Source: an optimization exercise on an open RTL-to-GDS flow (aim: small area). Production flows keep margins and buffers that such runs may drop.
In this exercise RTL edits were held to simulation tests only and were not proved equivalent to the original.
With no activity given, the tool overestimates toggling in this design, so its power and IR-drop figures are unreliable.

**design/flow/run.sh**
```bash
#!/bin/bash
# synth_recipe.tcl (not shown) runs the flow's synth.tcl, then flattens the netlist and writes it again
# the make line also repeats each setting of config.mk as NAME=value (left out here)
make -C /OpenROAD-flow-scripts/flow DESIGN_CONFIG=/design/flow/config.mk WORK_HOME=/design/flow/orfs CLKGATE_MAP_FILE= SYNTH_SCRIPT=/design/flow/synth_recipe.tcl finish
```
**design/flow/config.mk**
```make
export PLATFORM = sky130hd
export DESIGN_NAME = defender
export DESIGN_NICKNAME = defender
export VERILOG_FILES = /design/flow/design.v
export SDC_FILE = /design/flow/constraint.sdc
export NUM_CORES = 4
export LEC_CHECK = 0
export CAP_MARGIN = 20
export CORE_MARGIN = 2
export CORE_UTILIZATION = 40
export SLEW_MARGIN = 20
```
**design/flow/constraint.sdc**
```tcl
create_clock -name core_clock -period 12.0 [get_ports {clk}]
set_input_delay 2.4000 -clock core_clock [delete_from_list [all_inputs] [get_ports {clk}]]
set_output_delay 2.4000 -clock core_clock [all_outputs]
set_load 0.01 [all_outputs]
```
**design/flow/design.v**
```verilog
`timescale 1ns / 1ps
module clock(
	input wire clk,		 
	input wire clr,		 
	output wire seg_en,	 
	output wire en_1,	 
	output wire en_2,	 
	output wire en_3,	 
	output wire en_4	 
	);
reg [4:0] q;
always @(posedge clk)
begin
	if (clr == 1)
		q <= 0;
	else
		q <= q + 1;
end
assign seg_en = (q == 5'b01111);
reg [31:0] a;
reg c1;
always @ (posedge clk)
	if (clr) begin
		a <= 32'b0;
		c1 <= 1'b0;
	end
	else if (a == 32'd12799) begin
		a <= 32'b0;
		c1 <= ~c1;
	end
	else
		a <= a + 1'b1;
reg [31:0] b;
reg c2;
always @ (posedge clk)
	if (clr)
	begin
		b <= 32'b0;
		c2 <= 1'b0;
	end
	else if (b == 32'd6399)
	begin
		b <= 32'b0;
		c2 <= ~c2;
	end
	else
		b <= b + 1'b1;
reg [31:0] c;
reg c4;
always @ (posedge clk)
	if (clr)
	begin
		c <= 32'b0;
		c4 <= 1'b0;
	end
	else if (c == 32'd3199)
	begin
		c <= 32'b0;
		c4 <= ~c4;
	end
	else
		c <= c + 1'b1;
reg [31:0] d;
reg c400;
always @ (posedge clk)
	if (clr)
	begin
		d <= 32'b0;
		c400 <= 1'b0;
	end
	else if (d == 32'd31)
	begin
		d <= 32'b0;
		c400 <= ~c400;
	end
	else
		d <= d + 1'b1;
assign en_1 = (a == 32'd12799) && !c1;
assign en_2 = (b == 32'd6399) && !c2;
assign en_3 = (c == 32'd3199) && !c4;
assign en_4 = (d == 32'd31) && !c400;
endmodule
`timescale 1ns / 1ps 
module lfsr_rand (
    input clk,
    input clr,
    input seg_en,
    input play,
    output [7:0] rnd 
    );
wire feedback = random[7] ^ random[5] ^ random[4] ^ random[3]; 
reg [7:0] random, random_next, random_done;
reg [2:0] count, count_next;  
always @ (posedge clk)
begin
 if (clr || !play)
 begin
  random <= 8'hF;  
  count <= 0;
 end
 else if (seg_en)
 begin
  random <= random_next;
  count <= count_next;
 end
end
always @ (*)
begin
 random_next = random;  
 count_next = count;
  random_next = {random[5:0], feedback};  
  count_next = count + 1;
end
always @ (posedge clk)
begin
 if (clr)
  random_done <= 8'h0;
 else if (play && seg_en && count == 7)
  random_done <= random;
end
assign rnd = random_done;
endmodule
`timescale 1ns / 1ps
module Decoder(
    clk,
    clr,
    Row,
    Col,
    DecodeOut
    );
    input clk;
    input clr;						 
    input [3:0] Row;				 
    output [3:0] Col;			 
    output [3:0] DecodeOut;	 
	reg [3:0] Col;
	reg [3:0] DecodeOut;
	reg [19:0] sclk;
	always @(posedge clk) begin
			if (clr) begin
				sclk <= 20'b0;
				Col <= 4'b0;
				DecodeOut <= 4'b0;
			end
			else if (sclk == 20'b00011000011010100000) begin
				Col <= 4'b0111;
				sclk <= sclk + 1'b1;
			end
			else if(sclk == 20'b00011000011010101000) begin
				if (Row == 4'b0111) begin
					DecodeOut <= 4'b0001;		 
				end
				else if(Row == 4'b1011) begin
					DecodeOut <= 4'b0100; 		 
				end
				else if(Row == 4'b1101) begin
					DecodeOut <= 4'b0111; 		 
				end
				else if(Row == 4'b1110) begin
					DecodeOut <= 4'b0000; 		 
				end
				sclk <= sclk + 1'b1;
			end
			else if(sclk == 20'b00110000110101000000) begin
				Col<= 4'b1011;
				sclk <= sclk + 1'b1;
			end
			else if(sclk == 20'b00110000110101001000) begin
				if (Row == 4'b0111) begin
					DecodeOut <= 4'b0010; 		 
				end
				else if(Row == 4'b1011) begin
					DecodeOut <= 4'b0101; 		 
				end
				else if(Row == 4'b1101) begin
					DecodeOut <= 4'b1000; 		 
				end
				else if(Row == 4'b1110) begin
					DecodeOut <= 4'b1111; 		 
				end
				sclk <= sclk + 1'b1;
			end
			else if(sclk == 20'b01001001001111100000) begin
				Col<= 4'b1101;
				sclk <= sclk + 1'b1;
			end
			else if(sclk == 20'b01001001001111101000) begin
				if(Row == 4'b0111) begin
					DecodeOut <= 4'b0011; 		 
				end
				else if(Row == 4'b1011) begin
					DecodeOut <= 4'b0110; 		 
				end
				else if(Row == 4'b1101) begin
					DecodeOut <= 4'b1001; 		 
				end
				else if(Row == 4'b1110) begin
					DecodeOut <= 4'b1110; 		 
				end
				sclk <= sclk + 1'b1;
			end
			else if(sclk == 20'b01100001101010000000) begin
				Col<= 4'b1110;
				sclk <= sclk + 1'b1;
			end
			else if(sclk == 20'b01100001101010001000) begin
				if(Row == 4'b0111) begin
					DecodeOut <= 4'b1010;  
				end
				else if(Row == 4'b1011) begin
					DecodeOut <= 4'b1011;  
				end
				else if(Row == 4'b1101) begin
					DecodeOut <= 4'b1100;  
				end
				else if(Row == 4'b1110) begin
					DecodeOut <= 4'b1101;  
				end
				sclk <= 20'b00000000000000000000;
			end
			else begin
				sclk <= sclk + 1'b1;
			end
	end
endmodule
`timescale 1ns / 1ps
module vga_display(
   input wire clk,			 
	input wire clr,			 
	input wire [9:0] player_x,
	input wire [9:0] player_y,
	input wire [9:0] enemy_x,
	input wire [9:0] enemy2_y,
	input wire [9:0] enemy2_x,
	input wire [9:0] enemy_y,
	input wire [9:0] enemy3_y,
	input wire [9:0] enemy3_x,
	input wire [9:0] projectiles_x,
	input wire [9:0] projectiles_y,
	input wire [45:0] enemy1_projectiles_x,
	input wire [44:0] enemy1_projectiles_y,
	input wire [45:0] enemy2_projectiles_x,
	input wire [44:0] enemy2_projectiles_y,
	input wire [9:0] enemy3_projectiles_x,
	input wire [9:0] enemy3_projectiles_y,
	input wire [2:0] lives,
	input wire play,
	input wire [4:0]collide,
	input wire [4:0]collide2,
	input wire gameover,
	output wire hsync,		 
	output wire vsync,		 
	output reg [2:0] red,	 
	output reg [2:0] green,  
	output reg [1:0] blue	 
	);
parameter hpixels = 800; 
parameter vlines = 521;  
parameter hpulse = 96; 	 
parameter vpulse = 2; 	 
parameter hbp = 144; 	 
parameter hfp = 784; 	 
parameter vbp = 31; 		 
parameter vfp = 511; 	 
reg [9:0] hc;
reg [9:0] vc;
reg [1:0] explode;
reg gameover2;
reg[9:0] tempx;
reg[9:0] tempy;
reg[9:0] tempx2;
reg[9:0] tempy2;
integer i;
reg [1:0]it;
reg offset;
reg start;
reg [24:0] counter;
reg blink1;
always @(posedge clk) begin
	if (clr) begin
		counter <= 0;
		blink1 <= 0;
	end
	else begin
	if(counter < 25'b0001000000000000000000000) begin
		blink1 <= 0;
	end
	else
		blink1 <= 1;
	counter <= counter + 1;
	end
end
always @(posedge clk)
begin
	if (clr == 1)
	begin
		hc <= 0;
		vc <= 0;
	end
	else
	begin
		if (hc < hpixels - 1)
			hc <= hc + 1;
		else
		begin
			hc <= 0;
			if (vc < vlines - 1)
				vc <= vc + 1;
			else
				vc <= 0;
		end
	end
end
assign hsync = (hc < hpulse) ? 0:1;
assign vsync = (vc < vpulse) ? 0:1;
always @(posedge clk)
begin
	if (clr) begin
		start <= 0;
		gameover2 <= 0;
	end
	else if (vc >= vbp && vc < vfp) begin
		if(play==0 || start == 0) begin
			gameover2 <= 0;
			if(play==0)
				start <= 1;
		end
		if(enemy3_y >= 480 || enemy2_y >= 480 || enemy2_y >= 480)begin
			gameover2<=1;
		end
	end
end
always @(*)
begin
	if (vc >= vbp && vc < vfp)
	begin
		if (hc >= hbp && hc < (hbp+80))
		begin
			red = 3'b111;
			green = 3'b111;
			blue = 2'b11;
		end
		else if (hc >= (hbp+80) && hc < (hbp+560))
		begin
			red = 0;
			green = 0;
			blue = 0;
		end
		else if (hc >= (hbp+560) && hc < (hbp+640))
		begin
			red = 3'b111;
			green = 3'b111;
			blue = 2'b11;
		end 
		else
		begin
			red = 0;
			green = 0;
			blue = 0;
		end
		if(play==0 || start == 0) begin
			if (hc >= hbp+20+5+220 && hc <= hbp+20+5+335 && vc <= vbp+200+35 && vc >= vbp+230)
			begin
				red = 3'b111;
				green = 3'b111;
				blue = 2'b11;
			end
			if (hc >= hbp+20+200 && hc <= hbp+20+200+10+5 && vc <= vbp+200+25+10 && vc >= vbp+200)
			begin
				red = 3'b111;
				green = 3'b000;
				blue = 2'b00;
			end
			if (hc >= hbp+20+210+5 && hc <= hbp+20+210+5+5 && vc <= vbp+200+20+10 && vc >= vbp+205)
			begin
				red = 3'b111;
				green = 3'b000;
				blue = 2'b00;
			end
			if (hc >= hbp+20+5+220 && hc <= hbp+20+5+225 && vc <= vbp+200+25 && vc >= vbp+200)
			begin
				red = 3'b111;
				green = 3'b111;
				blue = 2'b11;
			end
			if (hc >= hbp+20+5+225 && hc <= hbp+20+5+235 && vc <= vbp+200+5 && vc >= vbp+200)
			begin
				red = 3'b111;
				green = 3'b111;
				blue = 2'b11;
			end
			if (hc >= hbp+20+5+225 && hc <= hbp+20+5+235 && vc <= vbp+200+15 && vc >= vbp+210)
			begin
				red = 3'b111;
				green = 3'b111;
				blue = 2'b11;
			end
			if (hc >= hbp+20+5+225 && hc <= hbp+20+5+235 && vc <= vbp+200+25 && vc >= vbp+220)
			begin
				red = 3'b111;
				green = 3'b111;
				blue = 2'b11;
			end
			if (hc >= hbp+20+5+240 && hc <= hbp+20+5+245 && vc <= vbp+200+25 && vc >= vbp+200)
			begin
				red = 3'b111;
				green = 3'b111;
				blue = 2'b11;
			end
			if (hc >= hbp+20+5+240 && hc <= hbp+20+5+255 && vc <= vbp+200+5 && vc >= vbp+200)
			begin
				red = 3'b111;
				green = 3'b111;
				blue = 2'b11;
			end
			if (hc >= hbp+20+5+240 && hc <= hbp+20+5+255 && vc <= vbp+200+15 && vc >= vbp+210)
			begin
				red = 3'b111;
				green = 3'b111;
				blue = 2'b11;
			end
			if (hc >= hbp+20+5+260 && hc <= hbp+20+5+265 && vc <= vbp+200+25 && vc >= vbp+200)
			begin
				red = 3'b111;
				green = 3'b111;
				blue = 2'b11;
			end
			if (hc >= hbp+20+5+265 && hc <= hbp+20+5+275 && vc <= vbp+200+5 && vc >= vbp+200)
			begin
				red = 3'b111;
				green = 3'b111;
				blue = 2'b11;
			end
			if (hc >= hbp+20+5+265 && hc <= hbp+20+5+275 && vc <= vbp+200+15 && vc >= vbp+210)
			begin
				red = 3'b111;
				green = 3'b111;
				blue = 2'b11;
			end
			if (hc >= hbp+20+5+265 && hc <= hbp+20+5+275 && vc <= vbp+200+25 && vc >= vbp+220)
			begin
				red = 3'b111;
				green = 3'b111;
				blue = 2'b11;
			end
			if (hc >= hbp+20+5+280 && hc <= hbp+20+5+285 && vc <= vbp+200+25 && vc >= vbp+200)
			begin
				red = 3'b111;
				green = 3'b111;
				blue = 2'b11;
			end
			if (hc >= hbp+20+5+285 && hc <= hbp+20+5+290 && vc <= vbp+200+5 && vc >= vbp+200)
			begin
				red = 3'b111;
				green = 3'b111;
				blue = 2'b11;
			end
			if (hc >= hbp+20+5+290 && hc <= hbp+20+5+295 && vc <= vbp+200+25 && vc >= vbp+200)
			begin
				red = 3'b111;
				green = 3'b111;
				blue = 2'b11;
			end
			if (hc >= hbp+20+5+300 && hc <= hbp+20+5+310 && vc <= vbp+200+25 && vc >= vbp+200)
			begin
				red = 3'b111;
				green = 3'b000;
				blue = 2'b00;
			end
			if (hc >= hbp+20+5+310 && hc <= hbp+20+5+315 && vc <= vbp+200+20 && vc >= vbp+205)
			begin
				red = 3'b111;
				green = 3'b000;
				blue = 2'b00;
			end
			if (hc >= hbp+20+5+320 && hc <= hbp+20+5+325 && vc <= vbp+200+25 && vc >= vbp+200)
			begin
				red = 3'b111;
				green = 3'b111;
				blue = 2'b11;
			end
			if (hc >= hbp+20+5+325 && hc <= hbp+20+5+335 && vc <= vbp+200+5 && vc >= vbp+200)
			begin
				red = 3'b111;
				green = 3'b111;
				blue = 2'b11;
			end
			if (hc >= hbp+20+5+325 && hc <= hbp+20+5+335 && vc <= vbp+200+15 && vc >= vbp+210)
			begin
				red = 3'b111;
				green = 3'b111;
				blue = 2'b11;
			end
			if (hc >= hbp+20+5+325 && hc <= hbp+20+5+335 && vc <= vbp+200+25 && vc >= vbp+220)
			begin
				red = 3'b111;
				green = 3'b111;
				blue = 2'b11;
			end
			if (hc >= hbp+20+5+340 && hc <= hbp+20+5+345 && vc <= vbp+200+35 && vc >= vbp+200)
			begin
				red = 3'b111;
				green = 3'b111;
				blue = 2'b11;
			end
			if (hc >= hbp+20+5+345 && hc <= hbp+20+5+350 && vc <= vbp+200+5 && vc >= vbp+200)
			begin
				red = 3'b111;
				green = 3'b111;
				blue = 2'b11;
			end
			if (hc >= hbp+20+5+345 && hc <= hbp+20+5+350 && vc <= vbp+220 && vc >= vbp+215)
			begin
				red = 3'b111;
				green = 3'b111;
				blue = 2'b11;
			end
			if (hc >= hbp+20+350 + 5 && hc <= hbp+20+5+355 && vc <= vbp+200+15 && vc >= vbp+205)
			begin
				red = 3'b111;
				green = 3'b111;
				blue = 2'b11;
			end
			if (hc >= hbp+20+350 + 5 && hc <= hbp+20+5+355&& vc <= vbp+200+35 && vc >= vbp+220)
			begin
				red = 3'b111;
				green = 3'b111;
				blue = 2'b11;
			end
		end
		else begin
			if (hc >= (hbp+80) && hc < (hbp+560))
		begin
			red = 0;
			green = 0;
			blue = 0;
		end
		end
		if(play==1 && (gameover ==1 || gameover2==1)) begin
			if (hc >= (hbp+80) && hc < (hbp+560))
			begin
				red = 3'b111;
				green = 0;
				blue = 0;
			end
		end
		if(play==1 && gameover ==0 && start ==1 && gameover2==0) begin
            if(lives==5) begin
				if (hc >= hbp+40-10 && hc <= hbp+40+10 && vc <= vbp+20+10 && vc >= vbp+20-10)
				begin
					red = 3'b000;
					green = 3'b000;
					blue = 2'b00;
				end
				if (hc >= hbp+40-10 && hc <= hbp+40+10 && vc <= vbp+60+10 && vc >= vbp+60-10)
				begin
					red = 3'b000;
					green = 3'b000;
					blue = 2'b00;
				end
				if (hc >= hbp+40-10 && hc <= hbp+40+10 && vc <= vbp+100+10 && vc >= vbp+100-10)
				begin
					red = 3'b000;
					green = 3'b000;
					blue = 2'b00;
				end
                if (hc >= hbp+40-10 && hc <= hbp+40+10 && vc <= vbp+140+10 && vc >= vbp+140-10)
				begin
					red = 3'b000;
					green = 3'b000;
					blue = 2'b00;
				end
                if (hc >= hbp+40-10 && hc <= hbp+40+10 && vc <= vbp+180+10 && vc >= vbp+180-10)
				begin
					red = 3'b000;
					green = 3'b000;
					blue = 2'b00;
				end
			end
            if(lives==4) begin
				if (hc >= hbp+40-10 && hc <= hbp+40+10 && vc <= vbp+20+10 && vc >= vbp+20-10)
				begin
					red = 3'b000;
					green = 3'b000;
					blue = 2'b00;
				end
				if (hc >= hbp+40-10 && hc <= hbp+40+10 && vc <= vbp+60+10 && vc >= vbp+60-10)
				begin
					red = 3'b000;
					green = 3'b000;
					blue = 2'b00;
				end
				if (hc >= hbp+40-10 && hc <= hbp+40+10 && vc <= vbp+100+10 && vc >= vbp+100-10)
				begin
					red = 3'b000;
					green = 3'b000;
					blue = 2'b00;
				end
                if (hc >= hbp+40-10 && hc <= hbp+40+10 && vc <= vbp+140+10 && vc >= vbp+140-10)
				begin
					red = 3'b000;
					green = 3'b000;
					blue = 2'b00;
				end
			end
			if(lives==3) begin
				if (hc >= hbp+40-10 && hc <= hbp+40+10 && vc <= vbp+20+10 && vc >= vbp+20-10)
				begin
					red = 3'b000;
					green = 3'b000;
					blue = 2'b00;
				end
				if (hc >= hbp+40-10 && hc <= hbp+40+10 && vc <= vbp+60+10 && vc >= vbp+60-10)
				begin
					red = 3'b000;
					green = 3'b000;
					blue = 2'b00;
				end
				if (hc >= hbp+40-10 && hc <= hbp+40+10 && vc <= vbp+100+10 && vc >= vbp+100-10)
				begin
					red = 3'b000;
					green = 3'b000;
					blue = 2'b00;
				end
			end
			if(lives==2) begin
				if (hc >= hbp+40-10 && hc <= hbp+40+10 && vc <= vbp+20+10 && vc >= vbp+20-10)
				begin
					red = 3'b000;
					green = 3'b000;
					blue = 2'b00;
				end
				if (hc >= hbp+40-10 && hc <= hbp+40+10 && vc <= vbp+60+10 && vc >= vbp+60-10)
				begin
					red = 3'b000;
					green = 3'b000;
					blue = 2'b00;
				end
			end
			if(lives==1) begin
				if (hc >= hbp+40-10 && hc <= hbp+40+10 && vc <= vbp+20+10 && vc >= vbp+20-10)
				begin
					red = 3'b000;
					green = 3'b000;
					blue = 2'b00;
				end
			end
			if (hc >= hbp+player_x-10 && hc <= hbp+player_x+10 && vc <= vbp+player_y+10 && vc >= vbp+player_y-10)
			begin
				red = 3'b111;
				green = 3'b111;
				blue = 2'b11;
			end
			if (hc >= hbp+enemy3_x-10 && hc <= hbp+enemy3_x+10 && vc <= vbp+enemy3_y+10 && vc >= vbp+enemy3_y-10)
			begin
				red = 3'b111;
				green = 3'b000;
				blue = 2'b11;
			end
			if(collide[0] == 0) begin
				if (hc >= (hbp+enemy_x-10) && hc <= (hbp+enemy_x+10) 
				&& vc <= vbp+enemy_y+10  && vc >= vbp+enemy_y-10 )
				begin
					red = 3'b111;
					green = 3'b000;
					blue = 2'b00;
				end
			end
			if(collide[1] == 0) begin
				if (hc >= (hbp+enemy_x-10 + 40) && hc <= (hbp+enemy_x+10 + 40) 
				&& vc <= vbp+enemy_y+10  && vc >= vbp+enemy_y-10 )
				begin
					red = 3'b111;
					green = 3'b000;
					blue = 2'b00;
				end
			end
			if(collide[2] == 0) begin
				if (hc >= (hbp+enemy_x-10 + 80) && hc <= (hbp+enemy_x+10 + 80) 
				&& vc <= vbp+enemy_y+10  && vc >= vbp+enemy_y-10 )
				begin
					red = 3'b111;
					green = 3'b000;
					blue = 2'b00;
				end
			end
			if(collide[3] == 0) begin
				if (hc >= (hbp+enemy_x-10 + 120) && hc <= (hbp+enemy_x+10 + 120) 
				&& vc <= vbp+enemy_y+10  && vc >= vbp+enemy_y-10 )
				begin
					red = 3'b111;
					green = 3'b000;
					blue = 2'b00;
				end
			end
			if(collide[4] == 0) begin
				if (hc >= (hbp+enemy_x-10 + 160) && hc <= (hbp+enemy_x+10 + 160) 
				&& vc <= vbp+enemy_y+10  && vc >= vbp+enemy_y-10 )
				begin
					red = 3'b111;
					green = 3'b000;
					blue = 2'b00;
				end
			end
		if(collide2[0] == 0) begin
				if (hc >= (hbp+enemy2_x-10) && hc <= (hbp+enemy2_x+10) 
				&& vc <= vbp+enemy2_y+10  && vc >= vbp+enemy2_y-10 )
				begin
					red = 3'b000;
					green = 3'b111;
					blue = 2'b00;
				end
			end
			if(collide2[1] == 0) begin
				if (hc >= (hbp+enemy2_x-10 + 40) && hc <= (hbp+enemy2_x+10 + 40) 
				&& vc <= vbp+enemy2_y+10  && vc >= vbp+enemy2_y-10 )
				begin
					red = 3'b000;
					green = 3'b111;
					blue = 2'b00;
				end
			end
			if(collide2[2] == 0) begin
				if (hc >= (hbp+enemy2_x-10 + 80) && hc <= (hbp+enemy2_x+10 + 80) 
				&& vc <= vbp+enemy2_y+10  && vc >= vbp+enemy2_y-10 )
				begin
					red = 3'b000;
					green = 3'b111;
					blue = 2'b00;
				end
			end
			if(collide2[3] == 0) begin
				if (hc >= (hbp+enemy2_x-10 + 120) && hc <= (hbp+enemy2_x+10 + 120) 
				&& vc <= vbp+enemy2_y+10  && vc >= vbp+enemy2_y-10 )
				begin
					red = 3'b000;
					green = 3'b111;
					blue = 2'b00;
				end
			end
			if(collide2[4] == 0) begin
				if (hc >= (hbp+enemy2_x-10 + 160) && hc <= (hbp+enemy2_x+10 + 160) 
				&& vc <= vbp+enemy2_y+10  && vc >= vbp+enemy2_y-10 )
				begin
					red = 3'b000;
					green = 3'b111;
					blue = 2'b00;
				end
			end
			if(projectiles_y <= player_y )begin
				if (hc >= hbp+projectiles_x-5 && hc <= hbp+projectiles_x+5 
				&& vc <= vbp+projectiles_y+10 && vc >= vbp+projectiles_y-10)
				begin
					red = 3'b111;
					green = 3'b111;
					blue = 2'b11;
				end
			end
			if(enemy1_projectiles_y[8:0] > 0 )begin
				if (hc >= hbp+enemy1_projectiles_x[8:0]-5 && hc <= hbp+enemy1_projectiles_x[8:0]+5 
				&& vc <= vbp+enemy1_projectiles_y[8:0]+10 && vc >= vbp+enemy1_projectiles_y[8:0]-10)
				begin
					red = 3'b111;
					green = 3'b000;
					blue = 2'b00;
				end
			end
			if(enemy1_projectiles_y[17:9] > 0 )begin
				if (hc >= hbp+enemy1_projectiles_x[17:9]-5 && hc <= hbp+enemy1_projectiles_x[17:9]+5 
				&& vc <= vbp+enemy1_projectiles_y[17:9]+10 && vc >= vbp+enemy1_projectiles_y[17:9]-10)
				begin
					red = 3'b111;
					green = 3'b000;
					blue = 2'b00;
				end
			end
			if(enemy1_projectiles_y[26:18] > 0 )begin
				if (hc >= hbp+enemy1_projectiles_x[26:18]-5 && hc <= hbp+enemy1_projectiles_x[26:18]+5 
				&& vc <= vbp+enemy1_projectiles_y[26:18]+10 && vc >= vbp+enemy1_projectiles_y[26:18]-10)
				begin
					red = 3'b111;
					green = 3'b000;
					blue = 2'b00;
				end
			end
			if(enemy1_projectiles_y[35:27] > 0 )begin
				if (hc >= hbp+enemy1_projectiles_x[35:27] -5 && hc <= hbp+enemy1_projectiles_x[35:27] +5 
				&& vc <= vbp+enemy1_projectiles_y[35:27] +10 && vc >= vbp+enemy1_projectiles_y[35:27] -10)
				begin
					red = 3'b111;
					green = 3'b000;
					blue = 2'b00;
				end
			end
			if(enemy1_projectiles_y[44:36]  > 0 )begin
				if (hc >= hbp+enemy1_projectiles_x[45:36]-5 && hc <= hbp+enemy1_projectiles_x[45:36]+5 
				&& vc <= vbp+enemy1_projectiles_y[44:36]+10 && vc >= vbp+enemy1_projectiles_y[44:36]-10)
				begin
					red = 3'b111;
					green = 3'b000;
					blue = 2'b00;
				end
			end
			if(enemy2_projectiles_y[8:0] > 0 )begin
				if (hc >= hbp+enemy2_projectiles_x[8:0]-5 && hc <= hbp+enemy2_projectiles_x[8:0]+5 
				&& vc <= vbp+enemy2_projectiles_y[8:0]+10 && vc >= vbp+enemy2_projectiles_y[8:0]-10)
				begin
					red = 3'b000;
					green = 3'b111;
					blue = 2'b00;
				end
			end
			if(enemy2_projectiles_y[17:9] > 0 )begin
				if (hc >= hbp+enemy2_projectiles_x[17:9]-5 && hc <= hbp+enemy2_projectiles_x[17:9]+5 
				&& vc <= vbp+enemy2_projectiles_y[17:9]+10 && vc >= vbp+enemy2_projectiles_y[17:9]-10)
				begin
					red = 3'b000;
					green = 3'b111;
					blue = 2'b00;
				end
			end
			if(enemy2_projectiles_y[26:18] > 0 )begin
				if (hc >= hbp+enemy2_projectiles_x[26:18]-5 && hc <= hbp+enemy2_projectiles_x[26:18]+5 
				&& vc <= vbp+enemy2_projectiles_y[26:18]+10 && vc >= vbp+enemy2_projectiles_y[26:18]-10)
				begin
					red = 3'b000;
					green = 3'b111;
					blue = 2'b00;
				end
			end
			if(enemy2_projectiles_y[35:27] > 0 )begin
				if (hc >= hbp+enemy2_projectiles_x[35:27] -5 && hc <= hbp+enemy2_projectiles_x[35:27] +5 
				&& vc <= vbp+enemy2_projectiles_y[35:27] +10 && vc >= vbp+enemy2_projectiles_y[35:27] -10)
				begin
					red = 3'b000;
					green = 3'b111;
					blue = 2'b00;
				end
			end
			if(enemy2_projectiles_y[44:36]  > 0 )begin
				if (hc >= hbp+enemy2_projectiles_x[45:36]-5 && hc <= hbp+enemy2_projectiles_x[45:36]+5 
				&& vc <= vbp+enemy2_projectiles_y[44:36]+10 && vc >= vbp+enemy2_projectiles_y[44:36]-10)
				begin
					red = 3'b000;
					green = 3'b111;
					blue = 2'b00;
				end
			end
			if(enemy3_projectiles_y > 0 )begin
				if (hc >= hbp+enemy3_projectiles_x-5 && hc <= hbp+enemy3_projectiles_x+5 
				&& vc <= vbp+enemy3_projectiles_y+5 && vc >= vbp+enemy3_projectiles_y-5)
				begin
					red = 3'b111;
					green = 3'b000;
					blue = 2'b11;
				end
			end
		end
	end
	else
	begin
		red = 0;
		green = 0;
		blue = 0;
	end
end
endmodule
`timescale 1ns / 1ps
module player(
	input wire clk,
	input wire clr,
	input wire en_4,
	input wire left,
	input wire right,
	input wire [3:0] KeypadInput,
	input wire shoot,
	input wire play,
	input wire collide,
	input wire collide2,
	input wire [45:0]enemy1_projectiles_x,
	input wire [44:0]enemy1_projectiles_y,
	input wire [45:0]enemy2_projectiles_x,
	input wire [44:0]enemy2_projectiles_y,
	input wire [9:0] enemy3_projectiles_x,
	input wire [9:0] enemy3_projectiles_y,
	output reg [9:0] projectiles_x,
	output reg [9:0] projectiles_y,
	output reg [4:0] destroy1,
	output reg [4:0] destroy2,
	output reg [4:0] destroy3,
	output reg [9:0] player_x,
	output reg [9:0] player_y,
	output reg gameover,
	output reg [2:0] lives
    );
reg [5:0]count;
reg np;
always @(posedge clk)
if (clr) begin
	count <= 0;
	np <= 1;
	lives <= 5;
	gameover <= 0;
	player_x <= 320;
	player_y <= 420;
	destroy1 <= 0;
	destroy2 <= 0;
	destroy3 <= 0;
	projectiles_x <= 0;
	projectiles_y <= 470;
end
else if (en_4) begin
	if(play == 0 || np) begin
		if(play==0)
			np <= 0;
		count <= 0;
		lives <= 5;
		gameover <= 0;
		player_x <= 320;
		player_y <= 420;
		destroy1 <= 0;
		destroy2 <= 0;
		destroy3 <= 0;
		projectiles_x <= 0;
		projectiles_y <= 470;
	end
	else begin
		if (clr) 
		begin	
			count <= 0;
			player_x <= 320;
			player_y <= 420;
			projectiles_x <= 0;
			projectiles_y <= 470;
		end
		else if (left)
		begin
			if(player_x > 90)
				player_x <= player_x - 1'b1;
		end
		else if (right)
		begin
			if(player_x < 550)
				player_x <= player_x + 1'b1;
		end
		if(shoot) begin
			if(projectiles_y>player_y) begin
				projectiles_x<=player_x;
				projectiles_y<=player_y;
			end
		end
		if(collide == 1 || collide2 == 1 ) begin
			projectiles_y <= 470;
			projectiles_x <= 0;
		end
			if(projectiles_y <= player_y && collide == 0) begin
				projectiles_y <= projectiles_y - 2;
				if(projectiles_y <= 0) begin
					projectiles_y <= 470;
					projectiles_x <= 0;
				end
			end
		if(destroy1 != 0) begin
			destroy1 <= 0;
			lives <= lives -1;
		end
		if(destroy2 != 0) begin
			destroy2 <= 0;
			lives <= lives -1;
		end
		if(destroy3 != 0) begin
			destroy3 <= 0;
			lives <= lives -1;
		end
		if(destroy1 == 0 && destroy2 == 0 && destroy3 == 0) begin
			if(((player_y -enemy1_projectiles_y[8:0]  < 20) && (enemy1_projectiles_y[8:0] < player_y)) && 
			((enemy1_projectiles_x[8:0]-5 < (player_x+10))
			&&(enemy1_projectiles_x[8:0]+5 > player_x-10)) && ((enemy1_projectiles_x[8:0]+5 > player_x-10)
			&&(enemy1_projectiles_x[8:0]-5 < player_x+10)) 
			)begin
				destroy1[0] <= 1;
			end
			if(((player_y -enemy1_projectiles_y[17:9] < 20) && (enemy1_projectiles_y[17:9] < player_y)) && 
			((enemy1_projectiles_x[17:9]-5 < (player_x+10))
			&&(enemy1_projectiles_x[17:9]+5 > player_x-10)) && ((enemy1_projectiles_x[17:9]+5 > player_x-10)
			&&(enemy1_projectiles_x[17:9]-5 < player_x+10)) 
			)begin
				destroy1[1] <= 1;
			end
			if(((player_y - enemy1_projectiles_y[26:18] < 20) && (enemy1_projectiles_y[26:18] < player_y)) && 
			((enemy1_projectiles_x[26:18]-5 < (player_x+10))
			&&(enemy1_projectiles_x[26:18]+5 > player_x-10)) && ((enemy1_projectiles_x[26:18]+5 > player_x-10)
			&&(enemy1_projectiles_x[26:18]-5 < player_x+10)) 
			)begin
				destroy1[2] <= 1;
			end
			if(((player_y -enemy1_projectiles_y[35:27] < 20) && (enemy1_projectiles_y[35:27] < player_y)) && 
			((enemy1_projectiles_x[35:27]-5 < (player_x+10))
			&&(enemy1_projectiles_x[35:27]+5 > player_x-10)) && ((enemy1_projectiles_x[35:27]+5 > player_x-10)
			&&(enemy1_projectiles_x[35:27]-5 < player_x+10)) 
			)begin
				destroy1[3] <= 1;
			end
			if(((player_y -enemy1_projectiles_y[44:36] < 20) && (enemy1_projectiles_y[44:36] < player_y)) && 
			((enemy1_projectiles_x[45:36]-5 < (player_x+10))
			&&(enemy1_projectiles_x[45:36]+5 > player_x-10)) && ((enemy1_projectiles_x[45:36]+5 > player_x-10)
			&&(enemy1_projectiles_x[45:36]-5 < player_x+10)) 
			)begin
				destroy1[4] <= 1;
			end
			if(((player_y -enemy2_projectiles_y[8:0]  < 20) && (enemy2_projectiles_y[8:0] < player_y)) && 
			((enemy2_projectiles_x[8:0]-5 < (player_x+10))
			&&(enemy2_projectiles_x[8:0]+5 > player_x-10)) && ((enemy2_projectiles_x[8:0]+5 > player_x-10)
			&&(enemy2_projectiles_x[8:0]-5 < player_x+10)) 
			)begin
				destroy2[0] <= 1;
			end
			if(((player_y -enemy2_projectiles_y[17:9] < 20) && (enemy2_projectiles_y[17:9] < player_y)) && 
			((enemy2_projectiles_x[17:9]-5 < (player_x+10))
			&&(enemy2_projectiles_x[17:9]+5 > player_x-10)) && ((enemy2_projectiles_x[17:9]+5 > player_x-10)
			&&(enemy2_projectiles_x[17:9]-5 < player_x+10)) 
			)begin
				destroy2[1] <= 1;
			end
			if(((player_y - enemy2_projectiles_y[26:18] < 20) && (enemy2_projectiles_y[26:18] < player_y)) && 
			((enemy2_projectiles_x[26:18]-5 < (player_x+10))
			&&(enemy2_projectiles_x[26:18]+5 > player_x-10)) && ((enemy2_projectiles_x[26:18]+5 > player_x-10)
			&&(enemy2_projectiles_x[26:18]-5 < player_x+10)) 
			)begin
				destroy2[2] <= 1;
			end
			if(((player_y -enemy2_projectiles_y[35:27] < 20) && (enemy2_projectiles_y[35:27] < player_y)) && 
			((enemy2_projectiles_x[35:27]-5 < (player_x+10))
			&&(enemy2_projectiles_x[35:27]+5 > player_x-10)) && ((enemy2_projectiles_x[35:27]+5 > player_x-10)
			&&(enemy2_projectiles_x[35:27]-5 < player_x+10)) 
			)begin
				destroy2[3] <= 1;
			end
			if(((player_y -enemy2_projectiles_y[44:36] < 20) && (enemy2_projectiles_y[44:36] < player_y)) && 
			((enemy2_projectiles_x[45:36]-5 < (player_x+10))
			&&(enemy2_projectiles_x[45:36]+5 > player_x-10)) && ((enemy2_projectiles_x[45:36]+5 > player_x-10)
			&&(enemy2_projectiles_x[45:36]-5 < player_x+10)) 
			)begin
				destroy2[4] <= 1;
			end
			if(((player_y -enemy3_projectiles_y < 20) && (enemy3_projectiles_y < player_y)) && 
			((enemy3_projectiles_x-5 < (player_x+10))
			&&(enemy3_projectiles_x+5 > player_x-10)) && ((enemy3_projectiles_x+5 > player_x-10)
			&&(enemy3_projectiles_x-5 < player_x+10)) 
			)begin
				destroy3 <= 1;
			end
		end
		if(lives <= 0) begin
			gameover <= 1;
		end
end
end
endmodule
`timescale 1ns / 1ps
module vertical_invader(
   input wire clk,
	input wire clr,
	input wire en_4,
	input wire play,
	input wire [4:0] destroy,
	input wire [9:0] projectiles_x,
	input wire [9:0] projectiles_y,
	output reg [45:0]enemy_projectiles_x,
	output reg [44:0]enemy_projectiles_y,
	output reg [9:0] enemy_x,
	output reg [9:0] enemy_y,
	output reg[4:0] collide,
	output reg collision,
	output reg [13:0] score
    );
integer i;
reg [4:0] shoot;
reg clock;
reg [2:0] clock2;
reg [4:0] offset;
reg [5:0]count;
reg [3:0] rep;
reg direction;
reg np;
always @(posedge clk)
if (clr) begin
	score <= 0;
	shoot <= 0;
	clock <= 0;
	clock2 <= 0;
	offset <= 0;
	count <= 10;
	rep <= 0;
	direction <= 1;
	np <= 1;
	enemy_projectiles_x <= 0;
	enemy_projectiles_y <= 0;
	enemy_x <= 220;
	enemy_y <= 50;
	collide <= 0;
	collision <= 0;
end
else if (en_4) begin
	if(play==0 || np) begin
		if(play==0)
			np <= 0;
		score <= 0;
		shoot<=0;
		clock <= 0;
		direction <= 1;
		enemy_projectiles_x<=0;
		enemy_projectiles_y<=0;
		collide <= 0;
		collision <= 0;
		enemy_x <= 220;
		enemy_y <= 50;
	end
	if(clock==1) begin
		if(enemy_x < 390 && enemy_x > 95) begin
			if(direction) begin
				enemy_x<= enemy_x + 1;
			end else begin
				enemy_x <= enemy_x - 1;
			end
		end
		else begin
			enemy_y <= enemy_y + 10;
			if(direction) begin
				enemy_x<= enemy_x - 1;
			end else begin
				enemy_x <= enemy_x + 1;
			end
			direction <=  ~direction;
		end
	end
	if(collision == 1) begin
		collision <= ~collision;
		score <= score + 10;
	end
	if(rep==5) begin
		collide <= 0;
		collision <= 0;
		enemy_x <= 220;
		enemy_y <= 10;
		direction <= 1;
		rep <= 0;
	end
	if(((projectiles_y - enemy_y < 20) && (projectiles_y > enemy_y)) && ((projectiles_x-5 < (enemy_x+10))
		&&(projectiles_x+5 > enemy_x-10)) && ((projectiles_x+5 > enemy_x-10)&&(projectiles_x-5 < enemy_x+10)) 
		)begin
			if(collide[0] ==0) begin
				collide[0] <= 1;
				collision <= 1;
				rep <= rep + 1;
			end
		end
	if(((projectiles_y - enemy_y < 20) && (projectiles_y > enemy_y)) && ((projectiles_x-5 < (enemy_x+10 + 40))
		&&(projectiles_x+5 > enemy_x-10 + 40)) && ((projectiles_x+5 > enemy_x-10  + 40)&&(projectiles_x-5 < enemy_x+10 + 40)) 
		)begin
			if(collide[1] ==0) begin
				collide[1] <= 1;
				collision <= 1;
				rep <= rep + 1;
			end
		end
	if(((projectiles_y - enemy_y < 20) && (projectiles_y > enemy_y)) && ((projectiles_x-5 < (enemy_x+10+ 80))
		&&(projectiles_x+5 > enemy_x-10+ 80)) && ((projectiles_x+5 > enemy_x-10+ 80)&&(projectiles_x-5 < enemy_x+10+ 80)) 
		)begin
			if(collide[2] ==0) begin
				collide[2] <= 1;
				collision <= 1;
				rep <= rep + 1;
			end
		end
	if(((projectiles_y - enemy_y < 20) && (projectiles_y > enemy_y)) && ((projectiles_x-5 < (enemy_x+10+ 120))
		&&(projectiles_x+5 > enemy_x-10+ 120)) && ((projectiles_x+5 > enemy_x-10+ 120)&&(projectiles_x-5 < enemy_x+10+ 120)) 
		)begin
			if(collide[3] ==0) begin
				collide[3] <= 1;
				collision <= 1;
				rep <= rep + 1;
			end
		end
	if(((projectiles_y - enemy_y < 20) && (projectiles_y > enemy_y)) && ((projectiles_x-5 < (enemy_x+10+ 160))
		&&(projectiles_x+5 > enemy_x-10+ 160)) && ((projectiles_x+5 > enemy_x-10+ 160)&&(projectiles_x-5 < enemy_x+10+ 160)) 
		)begin
			if(collide[4] ==0) begin
				collide[4] <= 1;
				collision <= 1;
				rep <= rep + 1;
			end
		end
	if(clock2==3'b111) begin
		if(enemy_projectiles_y[8:0]<=0 && collide[0]==0) begin
					shoot[0]<=1;
		end
		if(enemy_projectiles_y[17:9]<=0 && collide[1]==0) begin
					shoot[1]<=1;
		end
		if(enemy_projectiles_y[26:18]<=0 && collide[2]==0) begin
					shoot[2]<=1;
		end
		if(enemy_projectiles_y[35:27]<=0 && collide[3]==0) begin
					shoot[3]<=1;
		end
		if(enemy_projectiles_y[44:36]<=0 && collide[4]==0) begin
					shoot[4]<=1;
		end
	end
	if(play) begin
		if(shoot[0]==1) begin
		shoot[0]<=0;
		enemy_projectiles_y[8:0] <= enemy_y;
		enemy_projectiles_x[8:0] <= enemy_x;
	end
	if(shoot[1]==1) begin
		shoot[1]<=0;
		enemy_projectiles_y[17:9] <= enemy_y;
		enemy_projectiles_x[17:9] <= enemy_x + 40;
	end
	if(shoot[2]==1) begin
		shoot[2]<=0;
		enemy_projectiles_y[26:18] <= enemy_y;
		enemy_projectiles_x[26:18] <= enemy_x + 80;
	end
	if(shoot[3]==1) begin
		shoot[3]<=0;
		enemy_projectiles_y[35:27] <= enemy_y;
		enemy_projectiles_x[35:27] <= enemy_x + 120;
	end
	if(shoot[4]==1) begin
		shoot[4]<=0;
		enemy_projectiles_y[44:36] <= enemy_y;
		enemy_projectiles_x[45:36] <= enemy_x + 160;
	end
	if(enemy_projectiles_y[8:0] > 0) begin
		if(enemy_projectiles_y[8:0] <= 480 && destroy[0]==0)
			enemy_projectiles_y[8:0]<= enemy_projectiles_y[8:0] + 1;
		else 
			enemy_projectiles_y[8:0] <= 0;
	end
	if(enemy_projectiles_y[17:9] > 0) begin
		if(enemy_projectiles_y[17:9] <= 480 && destroy[1]==0)
			enemy_projectiles_y[17:9]<= enemy_projectiles_y[17:9] + 1;
		else 
			enemy_projectiles_y[17:9] <= 0;
	end
	if(enemy_projectiles_y[26:18] > 0) begin
		if(enemy_projectiles_y[26:18] <= 480 && destroy[2]==0)
			enemy_projectiles_y[26:18]<= enemy_projectiles_y[26:18] + 1;
		else 
			enemy_projectiles_y[26:18] <= 0;
	end
	if(enemy_projectiles_y[35:27] > 0) begin
		if(enemy_projectiles_y[35:27] <= 480 && destroy[3]==0)
			enemy_projectiles_y[35:27]<= enemy_projectiles_y[35:27] + 1;
		else 
			enemy_projectiles_y[35:27] <= 0;
	end
	if(enemy_projectiles_y[44:36] > 0) begin
		if(enemy_projectiles_y[44:36] <= 480 && destroy[4]==0)
			enemy_projectiles_y[44:36]<= enemy_projectiles_y[44:36] + 1;
		else 
			enemy_projectiles_y[44:36] <= 0;
	end
	end
	count <= count + 1;
	clock <= clock + 1;
	clock2 <= clock2 + 1;
end
endmodule
`timescale 1ns / 1ps
module invader2(
   input wire clk,
	input wire clr,
	input wire en_4,
	input wire play,
	input wire [4:0] destroy,
	input wire [9:0] projectiles_x,
	input wire [9:0] projectiles_y,
	output reg [45:0]enemy_projectiles_x,
	output reg [44:0]enemy_projectiles_y,
	output reg [9:0] enemy_x,
	output reg [9:0] enemy_y,
	output reg[4:0] collide,
	output reg collision,
	output reg [13:0] score
    );
integer i;
reg [4:0] shoot;
reg clock;
reg [8:0] clock2;
reg [24:0] clock3;
reg buffer;
reg [4:0] offset;
reg [5:0]count;
reg direction;
reg odd;
reg [3:0] rep;
reg np;
always @(posedge clk)
if (clr) begin
	score <= 0;
	shoot <= 0;
	clock <= 0;
	clock2 <= 0;
	clock3 <= 0;
	buffer <= 0;
	offset <= 0;
	count <= 10;
	odd <= 0;
	rep <= 0;
	direction <= 0;
	np <= 1;
	enemy_projectiles_x <= 0;
	enemy_projectiles_y <= 0;
	enemy_x <= 220;
	enemy_y <= 10;
	collide <= 0;
	collision <= 0;
end
else if (en_4) begin
	if(play==0 || np) begin
		if(play==0)
			np <= 0;
		score <= 0;
		shoot<=0;
		odd <=0;
		clock <= 0;
		rep <= 0;
		clock3 <= 0;
		direction <= 0;
		enemy_projectiles_x<=0;
		enemy_projectiles_y<=0;
		collide <= 0;
		collision <= 0;
		enemy_x <= 220;
		enemy_y <= 10;
	end
	if(clock==1) begin
		if(enemy_x < 390 && enemy_x > 95) begin
			if(direction) begin
				enemy_x<= enemy_x + 1;
			end else begin
				enemy_x <= enemy_x - 1;
			end
		end
		else begin
			enemy_y <= enemy_y + 10;
			if(direction) begin
				enemy_x<= enemy_x - 1;
			end else begin
				enemy_x <= enemy_x + 1;
			end
			direction <=  ~direction;
		end
	end
	if(clock3 <= 25'b1111111111111111111111111)
		buffer <= 1;
	if(collision == 1) begin
		collision <= ~collision;
		score <= score + 10;
	end
	if(rep==5) begin
		collide <= 0;
		collision <= 0;
		enemy_x <= 220;
		enemy_y <= 10;
		direction<=0;
		rep <= 0;
	end
	if(((projectiles_y - enemy_y < 20) && (projectiles_y > enemy_y)) && ((projectiles_x-5 < (enemy_x+10))
		&&(projectiles_x+5 > enemy_x-10)) && ((projectiles_x+5 > enemy_x-10)&&(projectiles_x-5 < enemy_x+10)) 
		)begin
			if(collide[0] ==0) begin
				collide[0] <= 1;
				collision <= 1;
				rep<= rep + 1;
			end
		end
	if(((projectiles_y - enemy_y < 20) && (projectiles_y > enemy_y)) && ((projectiles_x-5 < (enemy_x+10 + 40))
		&&(projectiles_x+5 > enemy_x-10 + 40)) && ((projectiles_x+5 > enemy_x-10  + 40)&&(projectiles_x-5 < enemy_x+10 + 40)) 
		)begin
			if(collide[1] ==0) begin
				collide[1] <= 1;
				collision <= 1;
				rep<= rep + 1;
			end
		end
	if(((projectiles_y - enemy_y < 20) && (projectiles_y > enemy_y)) && ((projectiles_x-5 < (enemy_x+10+ 80))
		&&(projectiles_x+5 > enemy_x-10+ 80)) && ((projectiles_x+5 > enemy_x-10+ 80)&&(projectiles_x-5 < enemy_x+10+ 80)) 
		)begin
			if(collide[2] ==0) begin
				collide[2] <= 1;
				collision <= 1;
				rep<= rep + 1;
			end
		end
	if(((projectiles_y - enemy_y < 20) && (projectiles_y > enemy_y)) && ((projectiles_x-5 < (enemy_x+10+ 120))
		&&(projectiles_x+5 > enemy_x-10+ 120)) && ((projectiles_x+5 > enemy_x-10+ 120)&&(projectiles_x-5 < enemy_x+10+ 120)) 
		)begin
			if(collide[3] ==0) begin
				collide[3] <= 1;
				collision <= 1;
				rep<= rep + 1;
			end
		end
	if(((projectiles_y - enemy_y < 20) && (projectiles_y > enemy_y)) && ((projectiles_x-5 < (enemy_x+10+ 160))
		&&(projectiles_x+5 > enemy_x-10+ 160)) && ((projectiles_x+5 > enemy_x-10+ 160)&&(projectiles_x-5 < enemy_x+10+ 160)) 
		)begin
			if(collide[4] ==0) begin
				collide[4] <= 1;
				collision <= 1;
				rep<= rep + 1;
			end
		end
	if(clock2==9'b111111111) begin
		if(enemy_projectiles_y[8:0]<=0 && collide[0]==0 && odd==0) begin
					shoot[0]<=1;
		end
		if(enemy_projectiles_y[17:9]<=0 && collide[1]==0&& odd==1) begin
					shoot[1]<=1;
		end
		if(enemy_projectiles_y[26:18]<=0 && collide[2]==0&& odd==0) begin
					shoot[2]<=1;
		end
		if(enemy_projectiles_y[35:27]<=0 && collide[3]==0&& odd==1) begin
					shoot[3]<=1;
		end
		if(enemy_projectiles_y[44:36]<=0 && collide[4]==0&& odd==0) begin
					shoot[4]<=1;
		end
		odd <= ~odd;
	end
	if(play) begin
		if(shoot[0]==1) begin
		shoot[0]<=0;
		enemy_projectiles_y[8:0] <= enemy_y;
		enemy_projectiles_x[8:0] <= enemy_x;
	end
	if(shoot[1]==1) begin
		shoot[1]<=0;
		enemy_projectiles_y[17:9] <= enemy_y;
		enemy_projectiles_x[17:9] <= enemy_x + 40;
	end
	if(shoot[2]==1) begin
		shoot[2]<=0;
		enemy_projectiles_y[26:18] <= enemy_y;
		enemy_projectiles_x[26:18] <= enemy_x + 80;
	end
	if(shoot[3]==1) begin
		shoot[3]<=0;
		enemy_projectiles_y[35:27] <= enemy_y;
		enemy_projectiles_x[35:27] <= enemy_x + 120;
	end
	if(shoot[4]==1) begin
		shoot[4]<=0;
		enemy_projectiles_y[44:36] <= enemy_y;
		enemy_projectiles_x[45:36] <= enemy_x + 160;
	end
	if(enemy_projectiles_y[8:0] > 0) begin
		if(enemy_projectiles_y[8:0] <= 480 && destroy[0]==0)
			enemy_projectiles_y[8:0]<= enemy_projectiles_y[8:0] + 2;
		else 
			enemy_projectiles_y[8:0] <= 0;
	end
	if(enemy_projectiles_y[17:9] > 0) begin
		if(enemy_projectiles_y[17:9] <= 480 && destroy[1]==0)
			enemy_projectiles_y[17:9]<= enemy_projectiles_y[17:9] + 2;
		else 
			enemy_projectiles_y[17:9] <= 0;
	end
	if(enemy_projectiles_y[26:18] > 0) begin
		if(enemy_projectiles_y[26:18] <= 480 && destroy[2]==0)
			enemy_projectiles_y[26:18]<= enemy_projectiles_y[26:18] + 2;
		else 
			enemy_projectiles_y[26:18] <= 0;
	end
	if(enemy_projectiles_y[35:27] > 0) begin
		if(enemy_projectiles_y[35:27] <= 480 && destroy[3]==0)
			enemy_projectiles_y[35:27]<= enemy_projectiles_y[35:27] + 2;
		else 
			enemy_projectiles_y[35:27] <= 0;
	end
	if(enemy_projectiles_y[44:36] > 0) begin
		if(enemy_projectiles_y[44:36] <= 480 && destroy[4]==0)
			enemy_projectiles_y[44:36]<= enemy_projectiles_y[44:36] + 2;
		else 
			enemy_projectiles_y[44:36] <= 0;
	end
	end
	count <= count + 1;
	clock <= clock + 1;
	clock2 <= clock2 + 1;
end
endmodule
`timescale 1ns / 1ps
module invader3(
   input wire clk,
	input wire clr,
	input wire en_4,
	input wire play,
	input wire [7:0]rnd,
	input wire destroy,
	input wire [9:0] projectiles_x,
	input wire [9:0] projectiles_y,
	input wire [9:0] player_x,
	input wire [9:0] player_y,
	output reg [9:0]enemy_projectiles_x,
	output reg [9:0]enemy_projectiles_y,
	output reg [9:0] enemy_x,
	output reg [9:0] enemy_y,
	output reg collide,
	output reg collision,
	output reg [13:0] score
    );
integer i;
reg shoot;
reg [1:0]clock;
reg [8:0] clock2;
reg [24:0] clock3;
reg buffer;
reg [4:0] offset;
reg [5:0]count;
reg direction;
reg odd;
reg np;
always @(posedge clk)
if (clr) begin
	score <= 0;
	shoot <= 0;
	clock <= 0;
	clock2 <= 0;
	clock3 <= 0;
	buffer <= 0;
	offset <= 0;
	count <= 10;
	odd <= 0;
	direction <= 0;
	np <= 1;
	enemy_projectiles_x <= 0;
	enemy_projectiles_y <= 0;
	enemy_x <= 220;
	enemy_y <= 30;
	collide <= 0;
	collision <= 0;
end
else if (en_4) begin
	if(play==0 || np) begin
		if(play==0)
			np <= 0;
		score <= 0;
		shoot<=0;
		odd <=0;
		clock <= 0;
		clock3 <= 0;
		direction <= 0;
		enemy_projectiles_x<=0;
		enemy_projectiles_y<=0;
		collide <= 0;
		collision <= 0;
		enemy_x <= 220;
		enemy_y <= 30;
	end
	if(clock==2'b10) begin
		clock <= 0;
		if(player_x > enemy_x) begin
				enemy_x<= enemy_x + 1;
		end else if(player_x < enemy_x) begin
				enemy_x <= enemy_x - 1;
		end
	end
	if(collide==1)begin
		enemy_x <= 100;
		if(count%2==0) begin
			enemy_x <= enemy_x+ 20;
		end
		else
			enemy_x <= count * 5;
		collide <= ~collide;
	end
	score <= rnd;
	if(rnd > 30 && rnd < 40) begin
		if(enemy_projectiles_y<=0) begin
					shoot<=1;
		end
	end
	if(play) begin
		if(shoot==1) begin
		shoot<=0;
		enemy_projectiles_y <= enemy_y;
		enemy_projectiles_x <= enemy_x;
	end
	if(enemy_projectiles_y > 0) begin
		if(enemy_projectiles_y <= 480 && destroy == 0) begin
			enemy_projectiles_y<= enemy_projectiles_y +1;
			if(player_x > enemy_projectiles_x && clock==2'b10)
				enemy_projectiles_x <= enemy_projectiles_x + 1;
			if(player_x < enemy_projectiles_x && clock==2'b10)
				enemy_projectiles_x <= enemy_projectiles_x - 1;
			end
		else 
			enemy_projectiles_y <= 0;
	end
	end
	count <= count + 1;
	clock <= clock + 1;
	clock2 <= clock2 + 1;
end
endmodule
`timescale 1ns / 1ps
module score_keeper(
	input wire clk,
	input wire en_score,	 
	input wire play,
	input wire clr,
  	input wire [13:0] enemy1_score,
	output reg [13:0] score
	);
always @(posedge clk) begin  
	if (clr) begin
		score <= 14'd0;
	end
	else if (!en_score) begin
	end
	else if (!play) begin
	end
	else begin
      score <= enemy1_score;     
	end
end
endmodule
module score_display(
	input wire clk,
	input wire clr,
	input wire en_display,	 
 	input wire en_blink,	 
	input wire play,
	input wire [13:0] score, 	
	output reg [7:0] C,
	output reg [3:0] A
	);
reg [1:0] counter;
reg [5:0] temp, temp2, temp3, temp4, hold;	
reg show_digit;
always @(posedge clk) begin  
	if (clr)
		show_digit <= 1'b1;
	else if (en_blink) begin
	if (play == 1)
		show_digit <= 1'b1;
	else
		show_digit <= show_digit + 1'b1;
	end
end
always @(posedge clk) begin
	if (clr) begin
		counter <= 0;
		temp <= 0;
		temp2 <= 0;
		temp3 <= 0;
		temp4 <= 0;
		hold <= 0;
		A <= 4'b0;
		C <= 8'b0;
	end
	else if (en_display) begin
	temp <= score % 'd10;
	temp2 <= (score / 'd10)% 10;
	temp3 <= (score / 'd100)%10;
	temp4 <= (score / 'd1000);
	case (counter)
		2'd0: begin 
		A <= 4'b0111;
		hold <= temp;
		end
		2'd1:begin 
		A <= 4'b1110;
		hold <= temp2;
		end
		2'd2:begin 
		A <= 4'b1101;
		hold <= temp3;
		end
		2'd3:begin 
		A <= 4'b1011;
		hold <= temp4;
		end		
	endcase
	case (hold)
		4'd0: C <= 8'b00000011;
		4'd1: C <= 8'b10011111;
		4'd2: C <= 8'b00100101;
		4'd3: C <= 8'b00001101;
		4'd4: C <= 8'b10011001;
		4'd5: C <= 8'b01001001;
		4'd6: C <= 8'b01000001;
		4'd7: C <= 8'b00011111;
		4'd8: C <= 8'b00000001;
		4'd9: C <= 8'b00001001;
		default: C <= 8'b11111111;
	endcase
	if (play == 0) begin
		if (show_digit == 0)
			C <= 8'b11111111;
	end
		counter <= counter + 1;
	end
end
endmodule
`timescale 1ns / 1ps
module defender(
	input wire clk,			 
	input wire clr,			 
	input wire left,
	input wire right,
	input wire shoot,
	input wire play,
	input wire [3:0] kp_row,	 
	output wire [3:0] kp_col,	 
	output wire [7:0] seg,	 
	output wire [3:0] an,	 
	output wire dp,			 
	output wire [2:0] red,	 
	output wire [2:0] green, 
	output wire [1:0] blue,	 
	output wire hsync,		 
	output wire vsync,			 
	output wire test
	);
wire [9:0] projectiles_x;
wire [9:0] projectiles_y;
assign dp = 1;
assign test = (left)? 1:0;
wire [4:0]collide;
wire collision;
wire [4:0]collide2;
wire collision2;
wire collide3;
wire collision3;
wire gameover;
wire seg_en, en_1, en_2, en_3, en_4;
clock U1(
	.clk(clk),
	.clr(clr),
	.seg_en(seg_en),
	.en_1(en_1),
	.en_2(en_2),
	.en_3(en_3),
	.en_4(en_4)
	);
wire [7:0] rnd;
lfsr_rand R0 (
	.clk(clk),
	.clr(clr),
	.seg_en(seg_en),
	.play(play),
	.rnd(rnd)
);
wire [3:0] KeypadInput;
Decoder D0(
		.clk(clk),
		.clr(clr),
		.Row(kp_row),
		.Col(kp_col),
		.DecodeOut(KeypadInput)
);
wire [45:0] enemy1_projectiles_x;
wire [44:0] enemy1_projectiles_y;
wire [45:0] enemy2_projectiles_x;
wire [44:0] enemy2_projectiles_y;
wire [9:0] enemy3_projectiles_x;
wire [9:0] enemy3_projectiles_y;
wire [9:0] player_x;
wire [9:0] player_y;
wire [9:0] enemy_x;
wire [9:0] enemy_y;
wire [9:0] enemy2_x;
wire [9:0] enemy2_y;
wire [9:0] enemy3_x;
wire [9:0] enemy3_y;
wire [2:0] lives;
wire [4:0] destroy1;
wire [4:0] destroy2;
wire [4:0] destroy3;
vga_display U2(
	.clk(clk),
	.clr(clr),
	.player_x(player_x),
	.player_y(player_y),
	.projectiles_x(projectiles_x),
	.projectiles_y(projectiles_y),
	.enemy1_projectiles_x(enemy1_projectiles_x),
	.enemy1_projectiles_y(enemy1_projectiles_y),
	.enemy2_projectiles_x(enemy2_projectiles_x),
	.enemy2_projectiles_y(enemy2_projectiles_y),
	.enemy3_projectiles_x(enemy3_projectiles_x),
	.enemy3_projectiles_y(enemy3_projectiles_y),
	.play(play),
	.lives(lives),
	.enemy_x(enemy_x),
	.enemy_y(enemy_y),
	.enemy2_x(enemy2_x),
	.enemy2_y(enemy2_y),
	.enemy3_x(enemy3_x),
	.enemy3_y(enemy3_y),
	.gameover(gameover),
	.hsync(hsync),
	.vsync(vsync),
	.red(red),
	.green(green),
	.blue(blue),
	.collide(collide),
	.collide2(collide2)
	);
player U3(
	.clk(clk),
	.clr(clr),
	.en_4(en_4),
	.KeypadInput(KeypadInput),
	.left(left),
	.right(right),
	.shoot(shoot),
	.play(play),
	.player_x(player_x),
	.player_y(player_y),
	.projectiles_x(projectiles_x),
	.projectiles_y(projectiles_y),
	.enemy1_projectiles_x(enemy1_projectiles_x),
	.enemy1_projectiles_y(enemy1_projectiles_y),
	.enemy2_projectiles_x(enemy2_projectiles_x),
	.enemy2_projectiles_y(enemy2_projectiles_y),
	.enemy3_projectiles_x(enemy3_projectiles_x),
	.enemy3_projectiles_y(enemy3_projectiles_y),
	.collide(collision),
	.collide2(collision2),
	.lives(lives),
	.gameover(gameover),
    .destroy1(destroy1),
    .destroy2(destroy2),
    .destroy3(destroy3)
	);
wire [13:0] score;
wire [13:0] score2;
wire [13:0] score3;
wire [13:0] total_score;
vertical_invader U4(
	.clk(clk),
	.clr(clr),
	.en_4(en_4),
	.play(play),
	.projectiles_x(projectiles_x),
	.projectiles_y(projectiles_y),
	.enemy_projectiles_x(enemy1_projectiles_x),
	.enemy_projectiles_y(enemy1_projectiles_y),
	.enemy_x(enemy_x),
	.enemy_y(enemy_y),
	.collide(collide),
	.collision(collision),
	.score(score),
    .destroy(destroy1)
	);
invader2 U5(
	.clk(clk),
	.clr(clr),
	.en_4(en_4),
	.play(play),
	.projectiles_x(projectiles_x),
	.projectiles_y(projectiles_y),
	.enemy_projectiles_x(enemy2_projectiles_x),
	.enemy_projectiles_y(enemy2_projectiles_y),
	.enemy_x(enemy2_x),
	.enemy_y(enemy2_y),
	.collide(collide2),
	.collision(collision2),
	.score(score2),
    .destroy(destroy2)
	);	
invader3 U6(
	.clk(clk),
	.clr(clr),
	.en_4(en_4),
	.play(play),
	.player_x(player_x),
	.player_y(player_y),
	.projectiles_x(projectiles_x),
	.projectiles_y(projectiles_y),
	.enemy_projectiles_x(enemy3_projectiles_x),
	.enemy_projectiles_y(enemy3_projectiles_y),
	.enemy_x(enemy3_x),
	.enemy_y(enemy3_y),
	.collide(collide3),
	.collision(collision3),
	.score(score3),
	.rnd(rnd),
    .destroy(destroy3[0])
	);	
score_keeper S1(
	.clk(clk),
	.en_score(en_1),
	.play(play),
	.clr(clr),
  	.enemy1_score(score),
	.score(total_score)
);
score_display S2(
	.clk(clk),
	.clr(clr),
	.en_display(seg_en),
	.en_blink(en_2), 
	.play(play),
  	.score(total_score), 	
	.C(seg),
	.A(an)	
);
endmodule
```
Fig. 1: routing congestion
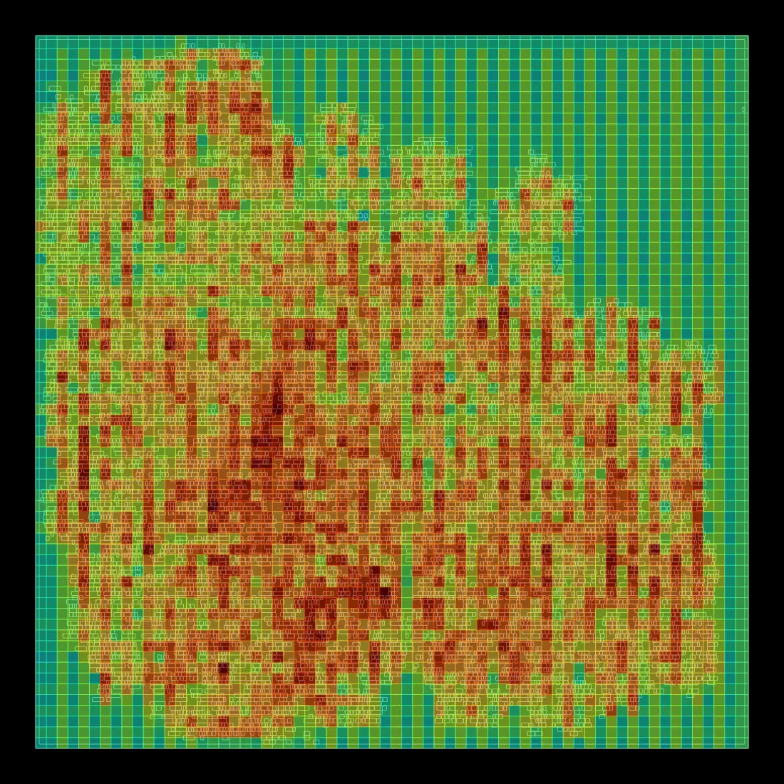
met2 Track Usage GR: 40.4%
met1 track utilization from global routing: 34.0%
final core utilization: 42.9%
All-Layer GR Usage: 25.2%
gr busiest metal: met2

Fig. 2: static IR drop
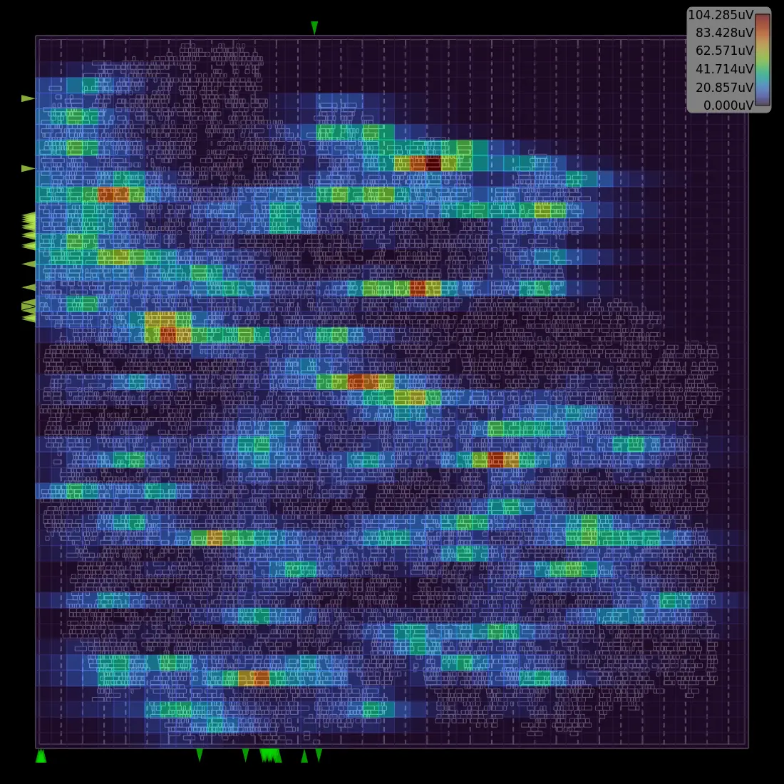

Fig. 3: routed metal per tile
23 x 23 tiles, from white (low) to dark blue (high), scaled to the fullest tile. Values are wire area over tile area, all layers added.
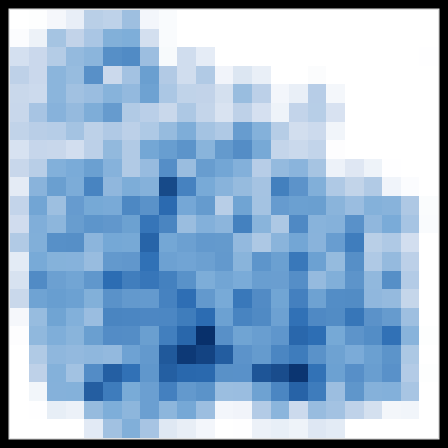
fullest tile: 0.60
tiles over half the peak: 34%
mean over tiles: 0.22
nearly empty tiles: 20%
via count: 79646
Routed WL: 275000 um

==> results.ini <==
[layout]
area_growth_pct=6.89
fin_cells=13510

[drt]
drc_errors=0
first_pass_iters=7
drtIter0Drc=6566

[setup_path]
r2r_end=S2.temp2[3]
reg2reg_from=S1.score[11]
start_kind=register
cp_data_required_time_ps=9600

[placed_design]
io_buffers=32
gp_congestion=0.961
dp_slack_ps=2300

[timing]
finalSetupViolations=0
slew_headroom_pct=16.1
fin_ws_ps=1610
setup_tns_ps=0

[synthesis]
postSynthAreaPerCell_um2=7.42
yosysWarnings=10
synth_edf_count=0
syn_inst=11046
ys_ff_latch=597

[clocking]
post_cts_resized=0
cts_tree=yes

[global_routing]
grt_max_degree=143
grt_pass1_vias=75066
grt_pass1_wl_um=427000

[status]
outcome=complete, no violations

==> layer usage <==
metal	vias up	track usage (%)	share of wire, %
met1	37861	34.0	45
met4	2	9.97	3.9
met2	2618	40.4	44
met3	476	3.35	6.9
li1	38689	-	-
met5	-	0	0.0047
==> layout by cell type, fill, tap and decap left out, types with 62 or more instances in the layout <==
cell type,instances
a211oi_1,68
xor2_1,429
dfxtp_1,578
nor2_1,1000
clkbuf_16,80
nand2_1,881
nand2b_1,340
buf_4,134
and3_1,143
o21ai_0,611
nor2b_1,296
inv_1,469
and2_1,62
a22oi_1,122
o22ai_1,97
a21oi_1,927
ha_1,1494
a21o_1,241
o21a_1,64
nor4_1,108
nand3_1,384
a31oi_1,66
or3_1,76
nor3_1,298
xnor2_1,690
nand4_1,209
==> worst max-delay path, cell delays in order, from the launching register on <==
cell and delay (ps):
dfxtp_1 780, ha_1 430, xor2_1 690, nand3b_1 220, xnor2_1 760, inv_1 220
or3_1 470, xnor2_1 150, ha_1 290, a21o_1 160, a21oi_1 140, nor4_1 100
or4_1 520, o22ai_1 150, o31ai_1 100, buf_4 230, nor2b_1 150, nand2_1 100
nand2_1 60, a31oi_1 160, nor2_1 60, nor3_1 620, clkdlybuf4s50_1 670
==> cells by family after synthesis <==
logic type,after synthesis,synth area share (%)
simple gates,4071,24.8
compound gates,2635,19.8
fa+ha+maj,1504,22.9
xor+xnor,1136,12.1
buf+inv,1034,4.85
flops,597,14.6
mux,68,0.845
other cells,1,0.00457
==> state kept, by name, indices dropped and copies added, names as in the netlist, 13 cells and up, named ones only <==
name / flops
U4.enemy_projectiles_x: 46
U5.enemy_projectiles_x: 46
U4.enemy_projectiles_y: 45
U5.enemy_projectiles_y: 45
U1.a: 32
U1.b: 32
U1.d: 32
D0.sclk: 20
S1.score: 13
U4.score: 13
==> how the worst max path moves through the flow <==
stage / endpoint / slack, ps
5_1_grt: red[1] / 1240
3_3_place_gp: S2.temp2[3] / 2460
6_report: red[2] / 1610
2_1_floorplan: red[1] / 4020
3_5_place_dp: S2.temp2[3] / 2300
4_1_cts: red[2] / 1640
==> final cells by class <==
cell class | count | area, um2
Fill cell | 20658 | 117000
Multi-Input combinational cell | 9423 | 66300
Clock buffer | 104 | 2230
Sequential cell | 597 | 12000
Timing Repair Buffer | 169 | 1400
Antenna cell | 2 | 5.00
Tap cell | 2688 | 3360
Inverter | 492 | 1850
Clock inverter | 35 | 478

## afterwards: timing with drivers on the ports
The results above use ideal ports. As a check the final layout listed here was re-extracted and re-timed, cells and wires unchanged. Step 1 sets driving cells, clkbuf_16 on the clock port and buf_2 on the other inputs (assumed; they add their load-dependent delay and slew). Step 2 moves the port delays by t, midway between the first and last clock arrival at a register: inputs arrive t later, outputs are due t later. That takes back most of the time a late clock gives input paths. Three values: ideal, step 1, step 2; two values: the first two.
t, ns: 0.804
slack for setup (ns): 1.606 / 1.524 / 2.142
clock arrival spread, ns: 0.032 / 0.032
slew at the worst register clock pin (ns): 0.07 / 0.07
worst data-port slew with drivers (ns): 0.19
After both steps this run still meets setup and hold. The setup slack of this run moves by -0.082 ns with the drivers and by +0.536 ns with both steps.
